What follows belongs to an exercise in optimizing a design on an open flow for small area and a short achievable clock period; a production flow would make more cautious choices. Function was checked by simulation only, so behaviour that the tests miss may differ from the original. Some runs may be left out. An edit can pass the tests and still lose a function that they never use.

Run 1, the metal 3 layer:
The bar under the picture is 100 um long.
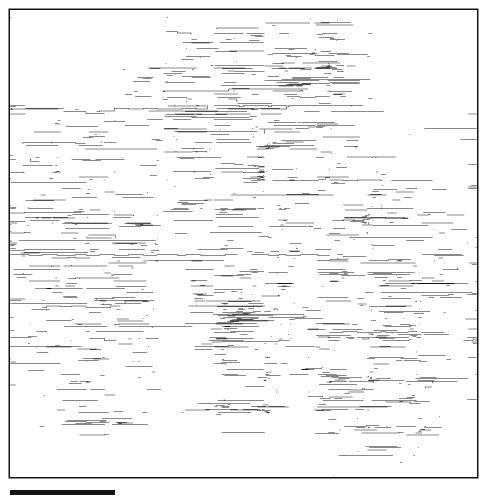
Run 1, metal layers overlaid:
Two of the layers only.
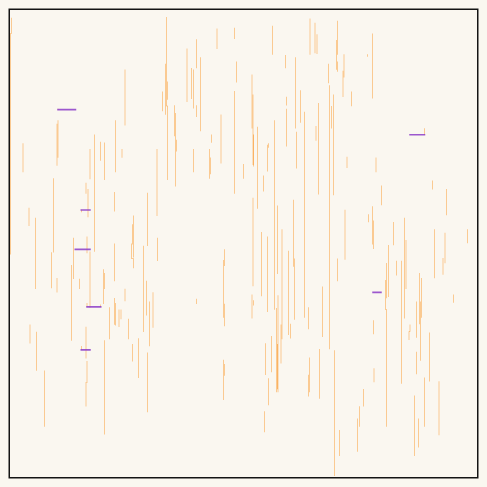
Run 1, top view of the die:
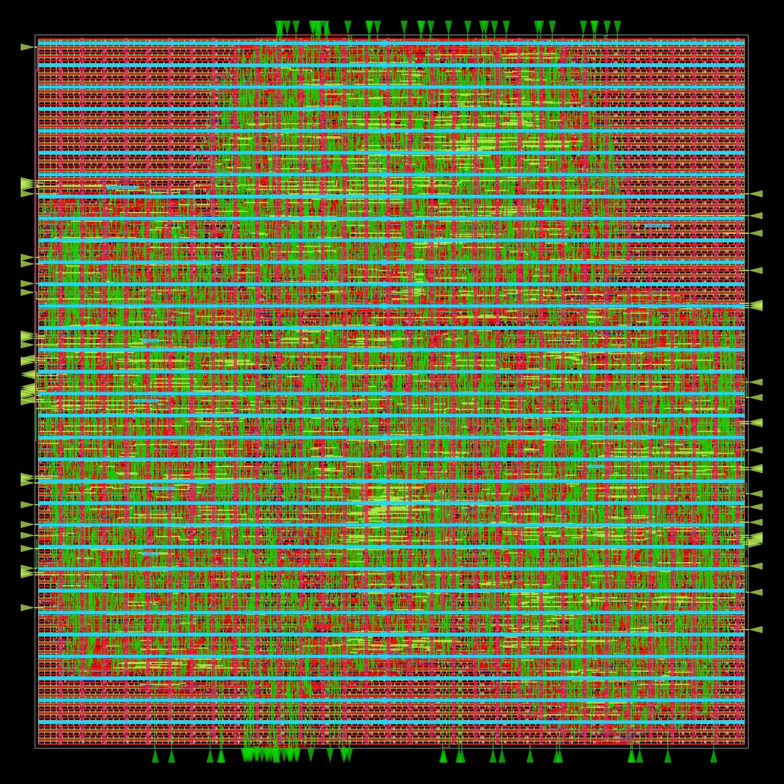
==> design.v <==
module fifo #(
    parameter DEPTH = 32,          
    parameter DATA_WIDTH = 8,      
    parameter PTR_SIZE = 5
) (
    input  wire                   clk,
    input  wire                   rst,
    input  wire                   wr_en,
    input  wire                   re_en,
    input  wire [DATA_WIDTH-1:0]  data_in,
    output wire [DATA_WIDTH-1:0]  data_out,
    output wire                   empty,
    output wire                   full
);
    reg [DATA_WIDTH-1:0] memory [0:DEPTH-1];
    reg [PTR_SIZE-1:0] wr_ptr;
    reg [PTR_SIZE-1:0] rd_ptr;
    reg empty_reg;
    reg full_reg;
    integer i;
    wire wr_fire = wr_en && !full_reg;
    wire rd_fire = re_en && !empty_reg;
    wire [PTR_SIZE-1:0] used = wr_ptr - rd_ptr;
    always @ (posedge clk or posedge rst) begin
        if (rst)
            wr_ptr <= 0;
        else if (wr_fire)
            wr_ptr <= wr_ptr + 1;
    end
    always @ (posedge clk or posedge rst) begin
        if (rst)
            empty_reg <= 1;
        else if (wr_fire && !rd_fire)
            empty_reg <= 0;
        else if (rd_fire && !wr_fire && (used == 1))
            empty_reg <= 1;
    end
    always @ (posedge clk or posedge rst) begin
        if (rst)
            full_reg <= 0;
        else if (wr_fire && !rd_fire && (used == DEPTH - 1))
            full_reg <= 1;
        else if (rd_fire && !wr_fire)
            full_reg <= 0;
    end
    always @ (posedge clk or posedge rst) begin
        if (rst)
            rd_ptr <= 0;
        else if (rd_fire)
            rd_ptr <= rd_ptr + 1;
    end
    always @ (posedge clk or posedge rst) begin
        if (rst) begin
            for (i = 0; i < DEPTH; i = i + 1)
                memory[i] <= {DATA_WIDTH{1'b0}};
        end else if (wr_fire)
            memory[wr_ptr[$clog2(DEPTH)-1:0]] <= data_in;
    end
    assign data_out = (empty_reg) ? {DATA_WIDTH{1'bx}} : memory[rd_ptr[$clog2(DEPTH)-1:0]];
    assign empty = empty_reg;
    assign full  = full_reg;
endmodule
module multiplier #(
    parameter DATA_WIDTH    = 8,                   
    parameter PRODUCT_WIDTH = DATA_WIDTH * 2
) (
    input  wire [DATA_WIDTH-1:0] in1,         
    input  wire [DATA_WIDTH-1:0] in2,          
    output wire [PRODUCT_WIDTH-1:0] product 
);
    assign product = in1 * in2;
endmodule
module adder #(
    parameter DATA_WIDTH = 8,              
    parameter SUM_WIDTH  = DATA_WIDTH + 1   
)(
    input  wire [DATA_WIDTH-1:0] in1,        
    input  wire [DATA_WIDTH-1:0] in2,        
    output wire [SUM_WIDTH-1:0] sum          
);
    assign sum = in1 + in2;
endmodule
module component (
    input  wire         clk,
    input  wire         rst,
    input  wire [31:0]  fifo1_data_in,
    input  wire [31:0]  fifo2_data_in,
    input  wire [31:0]  fifo3_data_in,
    input  wire         fifo1_write_en,
    input  wire         fifo2_write_en,
    input  wire         fifo3_write_en,
    input  wire         fifo1_read_en,
    input  wire         fifo2_read_en,
    input  wire         fifo3_read_en,
    output wire [31:0]  result_out,
    output wire         fifo1_empty,
    output wire         fifo2_empty,
    output wire         fifo3_empty,
    output wire         fifo1_full,
    output wire         fifo2_full,
    output wire         fifo3_full
);
    wire [31:0] fifo1_data_out;
    wire [31:0] fifo2_data_out;
    wire [31:0] fifo3_data_out;
    wire [31:0] mult_result;
    fifo #(
        .DEPTH(16),
        .DATA_WIDTH(32),
        .PTR_SIZE(5)
    ) fifo1_inst (
        .clk(clk),
        .rst(rst),
        .wr_en(fifo1_write_en),
        .re_en(fifo1_read_en),
        .data_in(fifo1_data_in),
        .data_out(fifo1_data_out),
        .empty(fifo1_empty),
        .full(fifo1_full)
    );
    fifo #(
        .DEPTH(16),
        .DATA_WIDTH(32),
        .PTR_SIZE(5)
    ) fifo2_inst (
        .clk(clk),
        .rst(rst),
        .wr_en(fifo2_write_en),
        .re_en(fifo2_read_en),
        .data_in(fifo2_data_in),
        .data_out(fifo2_data_out),
        .empty(fifo2_empty),
        .full(fifo2_full)
    );
    fifo #(
        .DEPTH(16),
        .DATA_WIDTH(32),
        .PTR_SIZE(5)
    ) fifo3_inst (
        .clk(clk),
        .rst(rst),
        .wr_en(fifo3_write_en),
        .re_en(fifo3_read_en),
        .data_in(fifo3_data_in),
        .data_out(fifo3_data_out),
        .empty(fifo3_empty),
        .full(fifo3_full)
    );
    multiplier #(
        .DATA_WIDTH(32),
        .PRODUCT_WIDTH(32)
    ) mult_inst (
        .in1(fifo1_data_out),
        .in2(fifo2_data_out),
        .product(mult_result)
    );
    adder #(
        .DATA_WIDTH(32),
        .SUM_WIDTH(32)
    ) adder_inst (
        .in1(mult_result),
        .in2(fifo3_data_out),
        .sum(result_out)
    );
endmodule
==> run.sh <==
#!/bin/bash
# synth_recipe.tcl (not shown) runs the flow's synth.tcl, then flattens the netlist and writes it again
# the make line also repeats each setting of config.mk as NAME=value (left out here)
make -C /OpenROAD-flow-scripts/flow DESIGN_CONFIG=/design/flow/config.mk WORK_HOME=/design/flow/orfs CLKGATE_MAP_FILE= SYNTH_SCRIPT=/design/flow/synth_recipe.tcl finish
==> config.mk <==
export PLATFORM = sky130hd
export DESIGN_NAME = component
export DESIGN_NICKNAME = component
export VERILOG_FILES = /design/flow/design.v
export SDC_FILE = /design/flow/constraint.sdc
export NUM_CORES = 4
export LEC_CHECK = 0
export CAP_MARGIN = 20
export CORE_MARGIN = 2
export CORE_UTILIZATION = 45
export PLACE_DENSITY = 0.6
export SLEW_MARGIN = 20
==> constraint.sdc <==
create_clock -name core_clock -period 13.0 [get_ports {clk}]
set_input_delay 2.6000 -clock core_clock [delete_from_list [all_inputs] [get_ports {clk}]]
set_output_delay 2.6000 -clock core_clock [all_outputs]
set_load 0.01 [all_outputs]
==> results.yml, run 1 <==
clock_tree:
  htree_levels: 4
  tritoncts: "yes"
  cts_root_buf: "clkbuf_16"
  clock_sinks: 1572
  cts.repair.resized: 107
  clk_pin_slew_worst_paths_ns: 0.06
  postCtsSetupBuffers: 20
  hold_buffers: 0
layout:
  fin_util_pct: 51.48
  multi_input_area_share_pct: 44.70
  seq-cell-share_pct: 39.83
  nNonClkBuffers: 494
  largest_class: "multi-input combinational cells"
  largest_registers: "fifo1_inst.memory: 512 flops, fifo2_inst.memory: 512 flops, fifo3_inst.memory: 512 flops"
  nFillCells: 16630
  fin_cells: 9900
  multi_input_cells: 4458
  multi_input_area_sq_um: 44170
  design.final.nets: 7940
  ff_latch_area_sq_um: 39360
  num_antenna_cells: 4
  final_area_sq_um: 98820
  clock_area_share_pct: 5.620
  area_growth_pct: 13.91
  nNonClkInverters: 539
  final_common_cell: "dfrtp_1"
  layout_common_cells: "dfrtp_1, mux2_2, inv_1, fa_1, nor2_1"
  seq_cell_count: 1572
  drive_above_1_share_pct: 32.81
synth:
  syn_area_sq_um: 86760
  synth_flop_cell: "dfrtp_1"
  netlist_instances: 7105
  synth_cell_type_count: 96
  yosys_warnings: 2
  yosys-top-cells-area: "dfrtp_1, mux2_2, fa_1"
  synth_edf_count: 0
  synth_xor_area_share_pct: 1.273
  synth_top_family_by_area: "multiplexers"
  syn_avg_cell_area_sq_um: 12.21
  synthAdderAreaFrac_pct: 12.48
  synth.most_common_cell: "dfrtp_1"
  ys_seq_area_share_pct: 45.35
  synth-simple-area-share_pct: 6.245
  yosysTopAreaCell: "dfrtp_1"
route:
  antenna_left: 0
  wl_met1_mm: 116.7
  wl_met2_mm: 129.4
  firstDrtPassIters: 6
  viasPerCell: 5.962
  drtIter0Drc: 5103
  drcViolationCount: 0
run_status:
  status: "timing/DRC/antenna clean"
placement:
  hpwl_mm: 174.0
  dp.cells: 9550
  port_buffers: 141
  pre_cts_slack_ns: 0.09760
setup_path:
  worstSetupEndpointType: "output port"
  cpPeakStageDelay_ns: 0.57
  required_ns: 10.40
  path_depth: 33
  cp-endpoint: "result_out[28]"
  cp.buffers_inverters: 11
  cp_top_family: "adder cells"
  r2r_end: "fifo3_inst.memory[3][27]$_DFFE_PP0P_"
  start_kind: "flip-flop"
hold_path:
  whs_path_depth: 1
  hp-start: "fifo1_inst.wr_ptr[4]$_DFFE_PP0P_"
  holdCritPathClass: "reg -> reg"
global_routing:
  overflow: 0
  use_met1_pct: 37.84
  grt_max_degree: 186
  antenna_found_initial: 13
sta:
  max_slew_margin_pct: 24.86
  tightest_slew_ns: 1.121
  tns_ns: 0
  worst_slack_ns: 0.3460
  min_period_ns: 12.65
  skew_ns: 0.04389
  hold_violations: 0
flow_run:
  drv_cap: 0
## Picture notes: 'the metal 3 layer'
longest straight run = 130 um
wire length on this layer = 16500 um
main direction = horizontal
nets with wire on the layer = 542
met3 Use GR: 4.282%
routed wire length: 270.1 mm
vias: 59030

## Picture notes: 'metal layers overlaid'
met5 -> purple  # wire length 81.0 um
met4 -> orange  # wire length 7380 um
GRT Util Overall: 27.46%
Routed wire per std cell: 27.28 um

## Picture notes: 'top view of the die'
die width: 443.1 um
Die Span Y: 443.1 um
std cell rows: 161
DIE AREA: 196300 sq um
# IOs: 142

==> run 2: too many edits to list; what changed since run 1 <==
design.v: 165 -> 3295 lines; modules unchanged: 0
  fifo: edited, 62 -> 56 lines
  multiplier: edited, 10 -> 2930 lines
  adder: edited, 10 -> 254 lines
  component: edited, 83 -> 55 lines
==> module fifo as of run 2 <==
module fifo #(
    parameter DATA_WIDTH = 32
) (
    input  wire                   clk,
    input  wire                   rst,
    input  wire                   wr_en,
    input  wire                   re_en,
    input  wire [DATA_WIDTH-1:0]  data_in,
    output wire [DATA_WIDTH-1:0]  next_head,
    output wire                   empty,
    output wire                   full
);
    localparam MDEPTH = 15;
    reg [DATA_WIDTH-1:0] memory [0:MDEPTH-1];
    reg [DATA_WIDTH-1:0] head;
    reg [3:0] wr_ptr;
    reg [3:0] rd_ptr;
    reg [4:0] count;
    reg empty_reg;
    reg full_reg;
    reg one_reg;
    integer i;
    wire wr_fire = wr_en && !full_reg;
    wire rd_fire = re_en && !empty_reg;
    wire ld_din = wr_fire && (empty_reg || (rd_fire && one_reg));
    wire ld_mem = rd_fire && !one_reg;
    wire push   = wr_fire && !ld_din;
    assign next_head = ld_din ? data_in : (ld_mem ? memory[rd_ptr] : head);
    wire [4:0] count_next = count + {4'd0, wr_fire} - {4'd0, rd_fire};
    always @ (posedge clk or posedge rst) begin
        if (rst) begin
            wr_ptr    <= 4'd0;
            rd_ptr    <= 4'd0;
            count     <= 5'd0;
            empty_reg <= 1'b1;
            full_reg  <= 1'b0;
            one_reg   <= 1'b0;
        end else begin
            if (push)
                wr_ptr <= (wr_ptr == MDEPTH - 1) ? 4'd0 : wr_ptr + 4'd1;
            if (ld_mem)
                rd_ptr <= (rd_ptr == MDEPTH - 1) ? 4'd0 : rd_ptr + 4'd1;
            count     <= count_next;
            empty_reg <= (count_next == 5'd0);
            full_reg  <= (count_next == 5'd16);
            one_reg   <= (count_next == 5'd1);
        end
    end
    always @ (posedge clk) begin
        head <= next_head;
        if (push)
            memory[wr_ptr] <= data_in;
    end
    assign empty = empty_reg;
    assign full  = full_reg;
endmodule
==> module component as of run 2 <==
module component (
    input  wire         clk,
    input  wire         rst,
    input  wire [31:0]  fifo1_data_in,
    input  wire [31:0]  fifo2_data_in,
    input  wire [31:0]  fifo3_data_in,
    input  wire         fifo1_write_en,
    input  wire         fifo2_write_en,
    input  wire         fifo3_write_en,
    input  wire         fifo1_read_en,
    input  wire         fifo2_read_en,
    input  wire         fifo3_read_en,
    output wire [31:0]  result_out,
    output wire         fifo1_empty,
    output wire         fifo2_empty,
    output wire         fifo3_empty,
    output wire         fifo1_full,
    output wire         fifo2_full,
    output wire         fifo3_full
);
    wire [31:0] fifo1_next;
    wire [31:0] fifo2_next;
    wire [31:0] fifo3_next;
    fifo #(.DATA_WIDTH(32)) fifo1_inst (
        .clk(clk), .rst(rst),
        .wr_en(fifo1_write_en), .re_en(fifo1_read_en),
        .data_in(fifo1_data_in), .next_head(fifo1_next),
        .empty(fifo1_empty), .full(fifo1_full)
    );
    fifo #(.DATA_WIDTH(32)) fifo2_inst (
        .clk(clk), .rst(rst),
        .wr_en(fifo2_write_en), .re_en(fifo2_read_en),
        .data_in(fifo2_data_in), .next_head(fifo2_next),
        .empty(fifo2_empty), .full(fifo2_full)
    );
    fifo #(.DATA_WIDTH(32)) fifo3_inst (
        .clk(clk), .rst(rst),
        .wr_en(fifo3_write_en), .re_en(fifo3_read_en),
        .data_in(fifo3_data_in), .next_head(fifo3_next),
        .empty(fifo3_empty), .full(fifo3_full)
    );
    localparam NB = 125;   
    wire [NB-1:0] rows_next;
    reg  [NB-1:0] rows;
    multiplier #(.NB(NB)) mult_inst (
        .a(fifo1_next), .b(fifo2_next), .c(fifo3_next),
        .rows(rows_next)
    );
    always @ (posedge clk)
        rows <= rows_next;
    adder #(.NB(NB)) adder_inst (
        .rows(rows),
        .sum(result_out)
    );
endmodule
==> module adder as of run 2 <==
module adder #(
    parameter NB = 125
) (
    input  wire [NB-1:0] rows,
    output wire [31:0] sum
);
    wire u1;
    wire u2;
    wire u3;
    wire u4;
    wire u5;
    wire u6;
    wire u7;
    wire u8;
    wire u9;
    wire u10;
    wire u11;
    wire u12;
    wire u13;
    wire u14;
    wire u15;
    wire u16;
    wire u17;
    wire u18;
    wire u19;
    wire u20;
    wire u21;
    wire u22;
    wire u23;
    wire u24;
    wire u25;
    wire u26;
    wire u27;
    wire u28;
    wire u29;
    wire u30;
    wire u31;
    wire u32;
    wire u33;
    wire u34;
    wire u35;
    wire u36;
    wire u37;
    wire u38;
    wire u39;
    wire u40;
    wire u41;
    wire u42;
    wire u43;
    wire u44;
    wire u45;
    wire u46;
    wire u47;
    wire u48;
    wire u49;
    wire u50;
    wire u51;
    wire u52;
    wire u53;
    wire u54;
    wire u55;
    wire u56;
    wire u57;
    wire u58;
    wire u59;
    wire u60;
    wire u61;
    wire u62;
    wire u63;
    wire u64;
    wire u65;
    wire u66;
    wire u67;
    wire u68;
    wire u69;
    wire u70;
    wire u71;
    wire u72;
    wire u73;
    wire u74;
    wire u75;
    wire u76;
    wire u77;
    wire u78;
    wire u79;
    wire u80;
    wire u81;
    wire u82;
    wire u83;
    wire u84;
    wire u85;
    wire u86;
    wire u87;
    wire u88;
    wire u89;
    wire u90;
    wire u91;
    wire u92;
    wire u93;
    wire u94;
    wire u95;
    wire u96;
    wire u97;
    wire u98;
    wire u99;
    wire u100;
    wire u101;
    wire u102;
    wire u103;
    wire u104;
    wire u105;
    wire u106;
    wire u107;
    wire u108;
    wire u109;
    wire u110;
    wire u111;
    wire u112;
    wire u113;
    wire u114;
    wire u115;
    wire u116;
    wire u117;
    wire u118;
    wire u119;
    wire u120;
    wire u121;
    wire u122;
    assign u1 = rows[5] ^ rows[6];
    assign u2 = rows[5] & rows[6];
    assign u3 = rows[9] ^ rows[10] ^ rows[11];
    assign u4 = (rows[9] & rows[10]) | (rows[9] & rows[11]) | (rows[10] & rows[11]);
    assign u5 = rows[13] ^ rows[14] ^ rows[15];
    assign u6 = (rows[13] & rows[14]) | (rows[13] & rows[15]) | (rows[14] & rows[15]);
    assign u7 = rows[17] ^ rows[18] ^ rows[19];
    assign u8 = (rows[17] & rows[18]) | (rows[17] & rows[19]) | (rows[18] & rows[19]);
    assign u9 = rows[21] ^ rows[22] ^ rows[23];
    assign u10 = (rows[21] & rows[22]) | (rows[21] & rows[23]) | (rows[22] & rows[23]);
    assign u11 = rows[25] ^ rows[26] ^ rows[27];
    assign u12 = (rows[25] & rows[26]) | (rows[25] & rows[27]) | (rows[26] & rows[27]);
    assign u13 = rows[29] ^ rows[30] ^ rows[31];
    assign u14 = (rows[29] & rows[30]) | (rows[29] & rows[31]) | (rows[30] & rows[31]);
    assign u15 = rows[33] ^ rows[34] ^ rows[35];
    assign u16 = (rows[33] & rows[34]) | (rows[33] & rows[35]) | (rows[34] & rows[35]);
    assign u17 = rows[37] ^ rows[38] ^ rows[39];
    assign u18 = (rows[37] & rows[38]) | (rows[37] & rows[39]) | (rows[38] & rows[39]);
    assign u19 = rows[41] ^ rows[42] ^ rows[43];
    assign u20 = (rows[41] & rows[42]) | (rows[41] & rows[43]) | (rows[42] & rows[43]);
    assign u21 = rows[45] ^ rows[46] ^ rows[47];
    assign u22 = (rows[45] & rows[46]) | (rows[45] & rows[47]) | (rows[46] & rows[47]);
    assign u23 = rows[49] ^ rows[50] ^ rows[51];
    assign u24 = (rows[49] & rows[50]) | (rows[49] & rows[51]) | (rows[50] & rows[51]);
    assign u25 = rows[53] ^ rows[54] ^ rows[55];
    assign u26 = (rows[53] & rows[54]) | (rows[53] & rows[55]) | (rows[54] & rows[55]);
    assign u27 = rows[57] ^ rows[58] ^ rows[59];
    assign u28 = (rows[57] & rows[58]) | (rows[57] & rows[59]) | (rows[58] & rows[59]);
    assign u29 = rows[61] ^ rows[62] ^ rows[63];
    assign u30 = (rows[61] & rows[62]) | (rows[61] & rows[63]) | (rows[62] & rows[63]);
    assign u31 = rows[65] ^ rows[66] ^ rows[67];
    assign u32 = (rows[65] & rows[66]) | (rows[65] & rows[67]) | (rows[66] & rows[67]);
    assign u33 = rows[69] ^ rows[70] ^ rows[71];
    assign u34 = (rows[69] & rows[70]) | (rows[69] & rows[71]) | (rows[70] & rows[71]);
    assign u35 = rows[73] ^ rows[74] ^ rows[75];
    assign u36 = (rows[73] & rows[74]) | (rows[73] & rows[75]) | (rows[74] & rows[75]);
    assign u37 = rows[77] ^ rows[78] ^ rows[79];
    assign u38 = (rows[77] & rows[78]) | (rows[77] & rows[79]) | (rows[78] & rows[79]);
    assign u39 = rows[81] ^ rows[82] ^ rows[83];
    assign u40 = (rows[81] & rows[82]) | (rows[81] & rows[83]) | (rows[82] & rows[83]);
    assign u41 = rows[85] ^ rows[86] ^ rows[87];
    assign u42 = (rows[85] & rows[86]) | (rows[85] & rows[87]) | (rows[86] & rows[87]);
    assign u43 = rows[89] ^ rows[90] ^ rows[91];
    assign u44 = (rows[89] & rows[90]) | (rows[89] & rows[91]) | (rows[90] & rows[91]);
    assign u45 = rows[93] ^ rows[94] ^ rows[95];
    assign u46 = (rows[93] & rows[94]) | (rows[93] & rows[95]) | (rows[94] & rows[95]);
    assign u47 = rows[97] ^ rows[98] ^ rows[99];
    assign u48 = (rows[97] & rows[98]) | (rows[97] & rows[99]) | (rows[98] & rows[99]);
    assign u49 = rows[101] ^ rows[102] ^ rows[103];
    assign u50 = (rows[101] & rows[102]) | (rows[101] & rows[103]) | (rows[102] & rows[103]);
    assign u51 = rows[105] ^ rows[106] ^ rows[107];
    assign u52 = (rows[105] & rows[106]) | (rows[105] & rows[107]) | (rows[106] & rows[107]);
    assign u53 = rows[109] ^ rows[110] ^ rows[111];
    assign u54 = (rows[109] & rows[110]) | (rows[109] & rows[111]) | (rows[110] & rows[111]);
    assign u55 = rows[113] ^ rows[114] ^ rows[115];
    assign u56 = (rows[113] & rows[114]) | (rows[113] & rows[115]) | (rows[114] & rows[115]);
    assign u57 = rows[117] ^ rows[118] ^ rows[119];
    assign u58 = (rows[117] & rows[118]) | (rows[117] & rows[119]) | (rows[118] & rows[119]);
    assign u59 = rows[121] ^ rows[122] ^ rows[123];
    assign u60 = (rows[121] & rows[122]) | (rows[121] & rows[123]) | (rows[122] & rows[123]);
    assign u61 = rows[2] ^ rows[3];
    assign u62 = rows[2] & rows[3];
    assign u63 = rows[7] ^ rows[8] ^ u1;
    assign u64 = (rows[7] & rows[8]) | (rows[7] & u1) | (rows[8] & u1);
    assign u65 = rows[12] ^ u2 ^ u3;
    assign u66 = (rows[12] & u2) | (rows[12] & u3) | (u2 & u3);
    assign u67 = rows[16] ^ u4 ^ u5;
    assign u68 = (rows[16] & u4) | (rows[16] & u5) | (u4 & u5);
    assign u69 = rows[20] ^ u6 ^ u7;
    assign u70 = (rows[20] & u6) | (rows[20] & u7) | (u6 & u7);
    assign u71 = rows[24] ^ u8 ^ u9;
    assign u72 = (rows[24] & u8) | (rows[24] & u9) | (u8 & u9);
    assign u73 = rows[28] ^ u10 ^ u11;
    assign u74 = (rows[28] & u10) | (rows[28] & u11) | (u10 & u11);
    assign u75 = rows[32] ^ u12 ^ u13;
    assign u76 = (rows[32] & u12) | (rows[32] & u13) | (u12 & u13);
    assign u77 = rows[36] ^ u14 ^ u15;
    assign u78 = (rows[36] & u14) | (rows[36] & u15) | (u14 & u15);
    assign u79 = rows[40] ^ u16 ^ u17;
    assign u80 = (rows[40] & u16) | (rows[40] & u17) | (u16 & u17);
    assign u81 = rows[44] ^ u18 ^ u19;
    assign u82 = (rows[44] & u18) | (rows[44] & u19) | (u18 & u19);
    assign u83 = rows[48] ^ u20 ^ u21;
    assign u84 = (rows[48] & u20) | (rows[48] & u21) | (u20 & u21);
    assign u85 = rows[52] ^ u22 ^ u23;
    assign u86 = (rows[52] & u22) | (rows[52] & u23) | (u22 & u23);
    assign u87 = rows[56] ^ u24 ^ u25;
    assign u88 = (rows[56] & u24) | (rows[56] & u25) | (u24 & u25);
    assign u89 = rows[60] ^ u26 ^ u27;
    assign u90 = (rows[60] & u26) | (rows[60] & u27) | (u26 & u27);
    assign u91 = rows[64] ^ u28 ^ u29;
    assign u92 = (rows[64] & u28) | (rows[64] & u29) | (u28 & u29);
    assign u93 = rows[68] ^ u30 ^ u31;
    assign u94 = (rows[68] & u30) | (rows[68] & u31) | (u30 & u31);
    assign u95 = rows[72] ^ u32 ^ u33;
    assign u96 = (rows[72] & u32) | (rows[72] & u33) | (u32 & u33);
    assign u97 = rows[76] ^ u34 ^ u35;
    assign u98 = (rows[76] & u34) | (rows[76] & u35) | (u34 & u35);
    assign u99 = rows[80] ^ u36 ^ u37;
    assign u100 = (rows[80] & u36) | (rows[80] & u37) | (u36 & u37);
    assign u101 = rows[84] ^ u38 ^ u39;
    assign u102 = (rows[84] & u38) | (rows[84] & u39) | (u38 & u39);
    assign u103 = rows[88] ^ u40 ^ u41;
    assign u104 = (rows[88] & u40) | (rows[88] & u41) | (u40 & u41);
    assign u105 = rows[92] ^ u42 ^ u43;
    assign u106 = (rows[92] & u42) | (rows[92] & u43) | (u42 & u43);
    assign u107 = rows[96] ^ u44 ^ u45;
    assign u108 = (rows[96] & u44) | (rows[96] & u45) | (u44 & u45);
    assign u109 = rows[100] ^ u46 ^ u47;
    assign u110 = (rows[100] & u46) | (rows[100] & u47) | (u46 & u47);
    assign u111 = rows[104] ^ u48 ^ u49;
    assign u112 = (rows[104] & u48) | (rows[104] & u49) | (u48 & u49);
    assign u113 = rows[108] ^ u50 ^ u51;
    assign u114 = (rows[108] & u50) | (rows[108] & u51) | (u50 & u51);
    assign u115 = rows[112] ^ u52 ^ u53;
    assign u116 = (rows[112] & u52) | (rows[112] & u53) | (u52 & u53);
    assign u117 = rows[116] ^ u54 ^ u55;
    assign u118 = (rows[116] & u54) | (rows[116] & u55) | (u54 & u55);
    assign u119 = rows[120] ^ u56 ^ u57;
    assign u120 = (rows[120] & u56) | (rows[120] & u57) | (u56 & u57);
    assign u121 = rows[124] ^ u58 ^ u59;
    assign u122 = (rows[124] & u58) | (rows[124] & u59) | (u58 & u59);
    wire [31:0] x = {u120, u118, u116, u114, u112, u110, u108, u106, u104, u102, u100, u98, u96, u94, u92, u90, u88, u86, u84, u82, u80, u78, u76, u74, u72, u70, u68, u66, u64, u62, rows[4], rows[0]};
    wire [31:0] y = {u121, u119, u117, u115, u113, u111, u109, u107, u105, u103, u101, u99, u97, u95, u93, u91, u89, u87, u85, u83, u81, u79, u77, u75, u73, u71, u69, u67, u65, u63, u61, rows[1]};
    assign sum = x + y;
endmodule
==> run 2 against run 1 <==
Via count down 29%. Flip-flop and latch count up 132. Register-to-register slack worse by 4.6 ns. Hold slack better by 0.10 ns. Critical endpoint is now rows[124]$_DFF_P_. Core utilization down 0.40 points. Setup slack better by 3.6 ns. Still clean on timing, DRC and antenna. Clock skew down 0.0063 ns. First-iteration DRC count down 25%. Routed wire length down 26%.
==> results.yml, run 2 <==
sta:
  hold_violations: 0
  max_slew_margin_pct: 23.57
  tns_ns: 0
  tightest_slew_ns: 1.141
  worst_slack_ns: 3.904
  skew_ns: 0.03755
  min_period_ns: 9.096
layout:
  drive_above_1_share_pct: 15.86
  seq-cell-share_pct: 55.02
  design.final.nets: 5636
  nNonClkInverters: 393
  layout_common_cells: "edfxtp_1, nand2_1, fa_1, inv_1, mux4_2"
  multi_input_area_sq_um: 27540
  ff_latch_area_sq_um: 48850
  nNonClkBuffers: 263
  nFillCells: 14320
  buf_share_pct: 2.649
  largest_class: "sequential cells"
  multi_input_area_share_pct: 31.02
  multi_input_cells: 2478
  area_growth_pct: 12.72
  largest_registers: "fifo1_inst.memory: 480 flops, fifo2_inst.memory: 480 flops, fifo3_inst.memory: 480 flops"
  num_antenna_cells: 0
  final_common_cell: "edfxtp_1"
  clock_area_share_pct: 6.374
  seq_cell_count: 1704
clock_tree:
  clock_sinks: 1704
  cts.repair.resized: 0
  cts_root_buf: "clkbuf_16"
  tritoncts: "yes"
  hold_buffers: 0
  htree_levels: 4
  clk_pin_slew_worst_paths_ns: 0.06
  numCtsBuffers: 177
  postCtsSetupBuffers: 0
setup_path:
  r2r_end: "rows[124]$_DFF_P_"
  setup.worst_path.class: "in -> reg"
  worstSetupEndpointType: "flip-flop"
  cp-endpoint: "rows[124]$_DFF_P_"
  path_depth: 21
  required_ns: 13.70
  start_kind: "primary input"
  cpPeakStageDelay_ns: 0.82
  cp_top_family: "XOR/XNOR gates"
  cp.buffers_inverters: 3
  cp_cell_sequence: "clkdlybuf4s50_1, nor3b_2, buf_4, a21oi_1, a22o_1, a31oi_1, inv_1, nand2_1, fa_1, fa_1, fa_1, xor2_1, xnor2_1, xnor2_1, xnor2_1, xnor2_1, xnor2_1, xnor3_1, xor3_1, xnor3_1, xnor3_1"
  ff2ff_setup_slack_ns: 4.84
synth:
  netlist_instances: 4823
  syn_area_sq_um: 78770
  synth_edf_count: 1445
  synthAdderAreaFrac_pct: 12.36
  yosys_warnings: 2
  synth.most_common_cell: "edfxtp_1"
  synth_xor_area_share_pct: 1.209
  synth-simple-area-share_pct: 5.747
  synth_flop_cell: "edfxtp_1"
  yosys-top-cells-area: "edfxtp_1, fa_1, mux4_2"
  synth_top_family_by_area: "adder cells"
  ys_seq_area_share_pct: 61.98
  synth_cell_type_count: 79
  yosysTopAreaCell: "edfxtp_1"
  syn_avg_cell_area_sq_um: 16.33
route:
  wl_met2_mm: 98.93
  firstDrtPassIters: 6
  avgRoutedWirePerCell_um: 26.69
  wl_met3_mm: 11.48
  drtIter0Drc: 3835
  viasPerCell: 5.585
  wl_met1_mm: 84.18
  antenna_left: 0
  drcViolationCount: 0
global_routing:
  grt_max_degree: 112
  overflow: 0
  antenna_found_initial: 13
  use_met1_pct: 31.39
hold_path:
  holdCritPathClass: "reg -> reg"
  whs_path_depth: 2
  hp-start: "fifo3_inst.head[16]$_DFF_P_"
placement:
  dp.cells: 7163
  gp_congestion: 0.8883
  hpwl_mm: 124.7
  pre_cts_slack_ns: 3.229
  port_buffers: 141
run_status:
  status: "timing/DRC/antenna clean"
die:
  io_pins: 142
flow_run:
  drv_cap: 0
Run 2, met2 routing:
The bar under the picture is 100 um long.
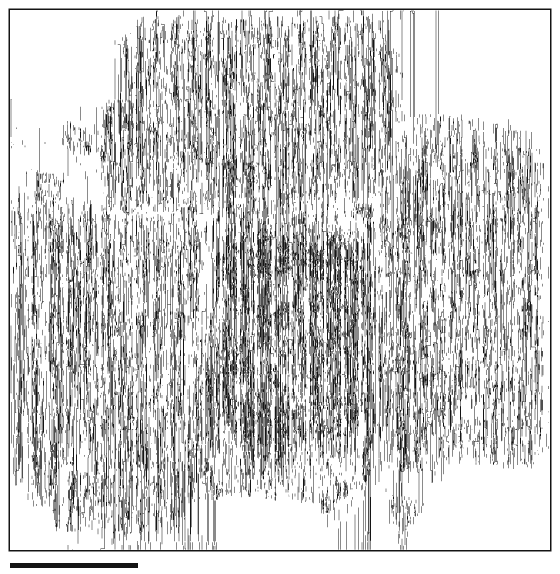
nets with wire on the layer = 4845
main direction = vertical
routed wire length: 199.9 mm
vias: 41830
routing usage on met2: 37.28%

Run 2, supply network:
Pins as bars on the die edge.
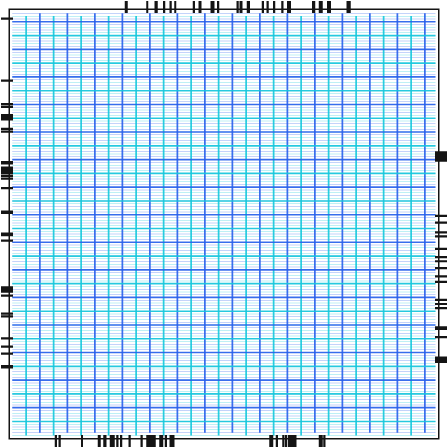
VDD -> blue
VSS -> cyan
signal pins = 142
met1 rails = 154
met5 straps = 30
rows = 153
die width: 422.4 um
Die Span Y: 422.4 um

Run 2, top view of the die:
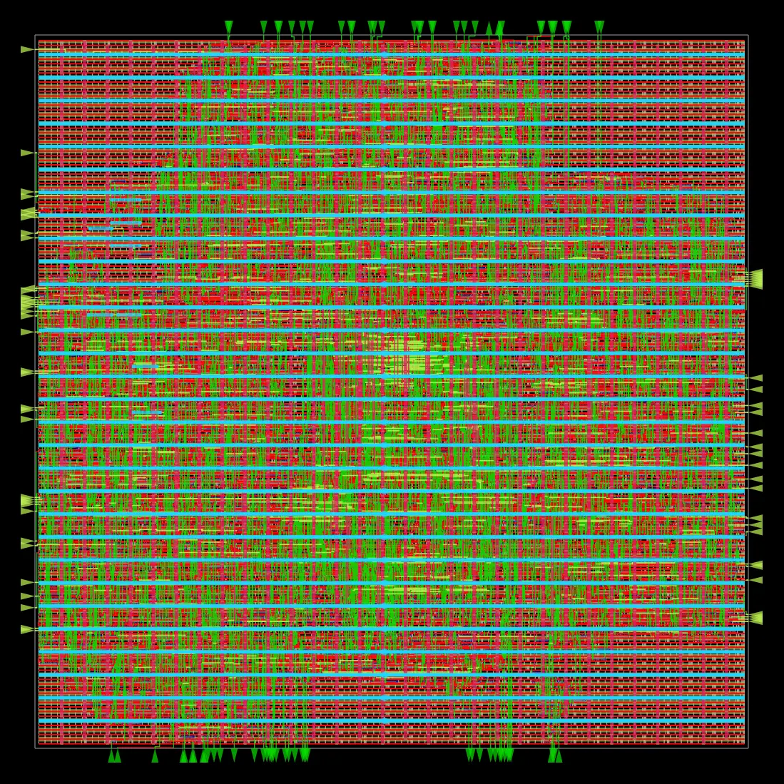
Final Util: 51.08%
cell area after layout: 88790 sq um
Finished Layout Cells: 7490
std cell rows: 153
DIE AREA: 178400 sq um

Run 2, the metal 3 layer:
The bar under the picture is 100 um long.
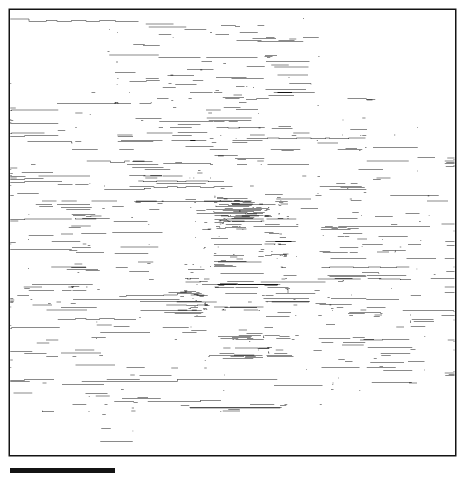
main direction = horizontal
nets with wire on the layer = 365
longest straight run = 110 um
wire length on this layer = 11500 um
share of all routed wire = 5.7%
met3 Use GR: 3.517%

## port drivers added, routing unchanged
In the flow no input, the clock included, has a driving cell. The finished layouts below were timed again as built, in two steps.
Step 1 sets driving cells, clkbuf_16 on the clock port and buf_2 on the other inputs (assumed; they add their load-dependent delay and slew).
Step 2 times the ports against the registers' clock, not the clock port: input delays grow and output delays shrink by t, the midpoint of the rising clock arrivals with the driver on.
Three values: no drivers, after step 1, after step 2; two values: the first two.
run	t, ns	setup slack, ns	worst hold slack (ns)
run 1	0.905	0.346 / 0.259 / 1.164	0.489 / 0.489 / 0.489
run 2	0.897	3.904 / 3.960 / 3.063	0.589 / 0.589 / 0.589
After both steps every run listed still meets setup and hold. For run 2, which loses most, drivers alone change the setup slack by +0.056 ns; drivers and shift together by -0.841 ns.
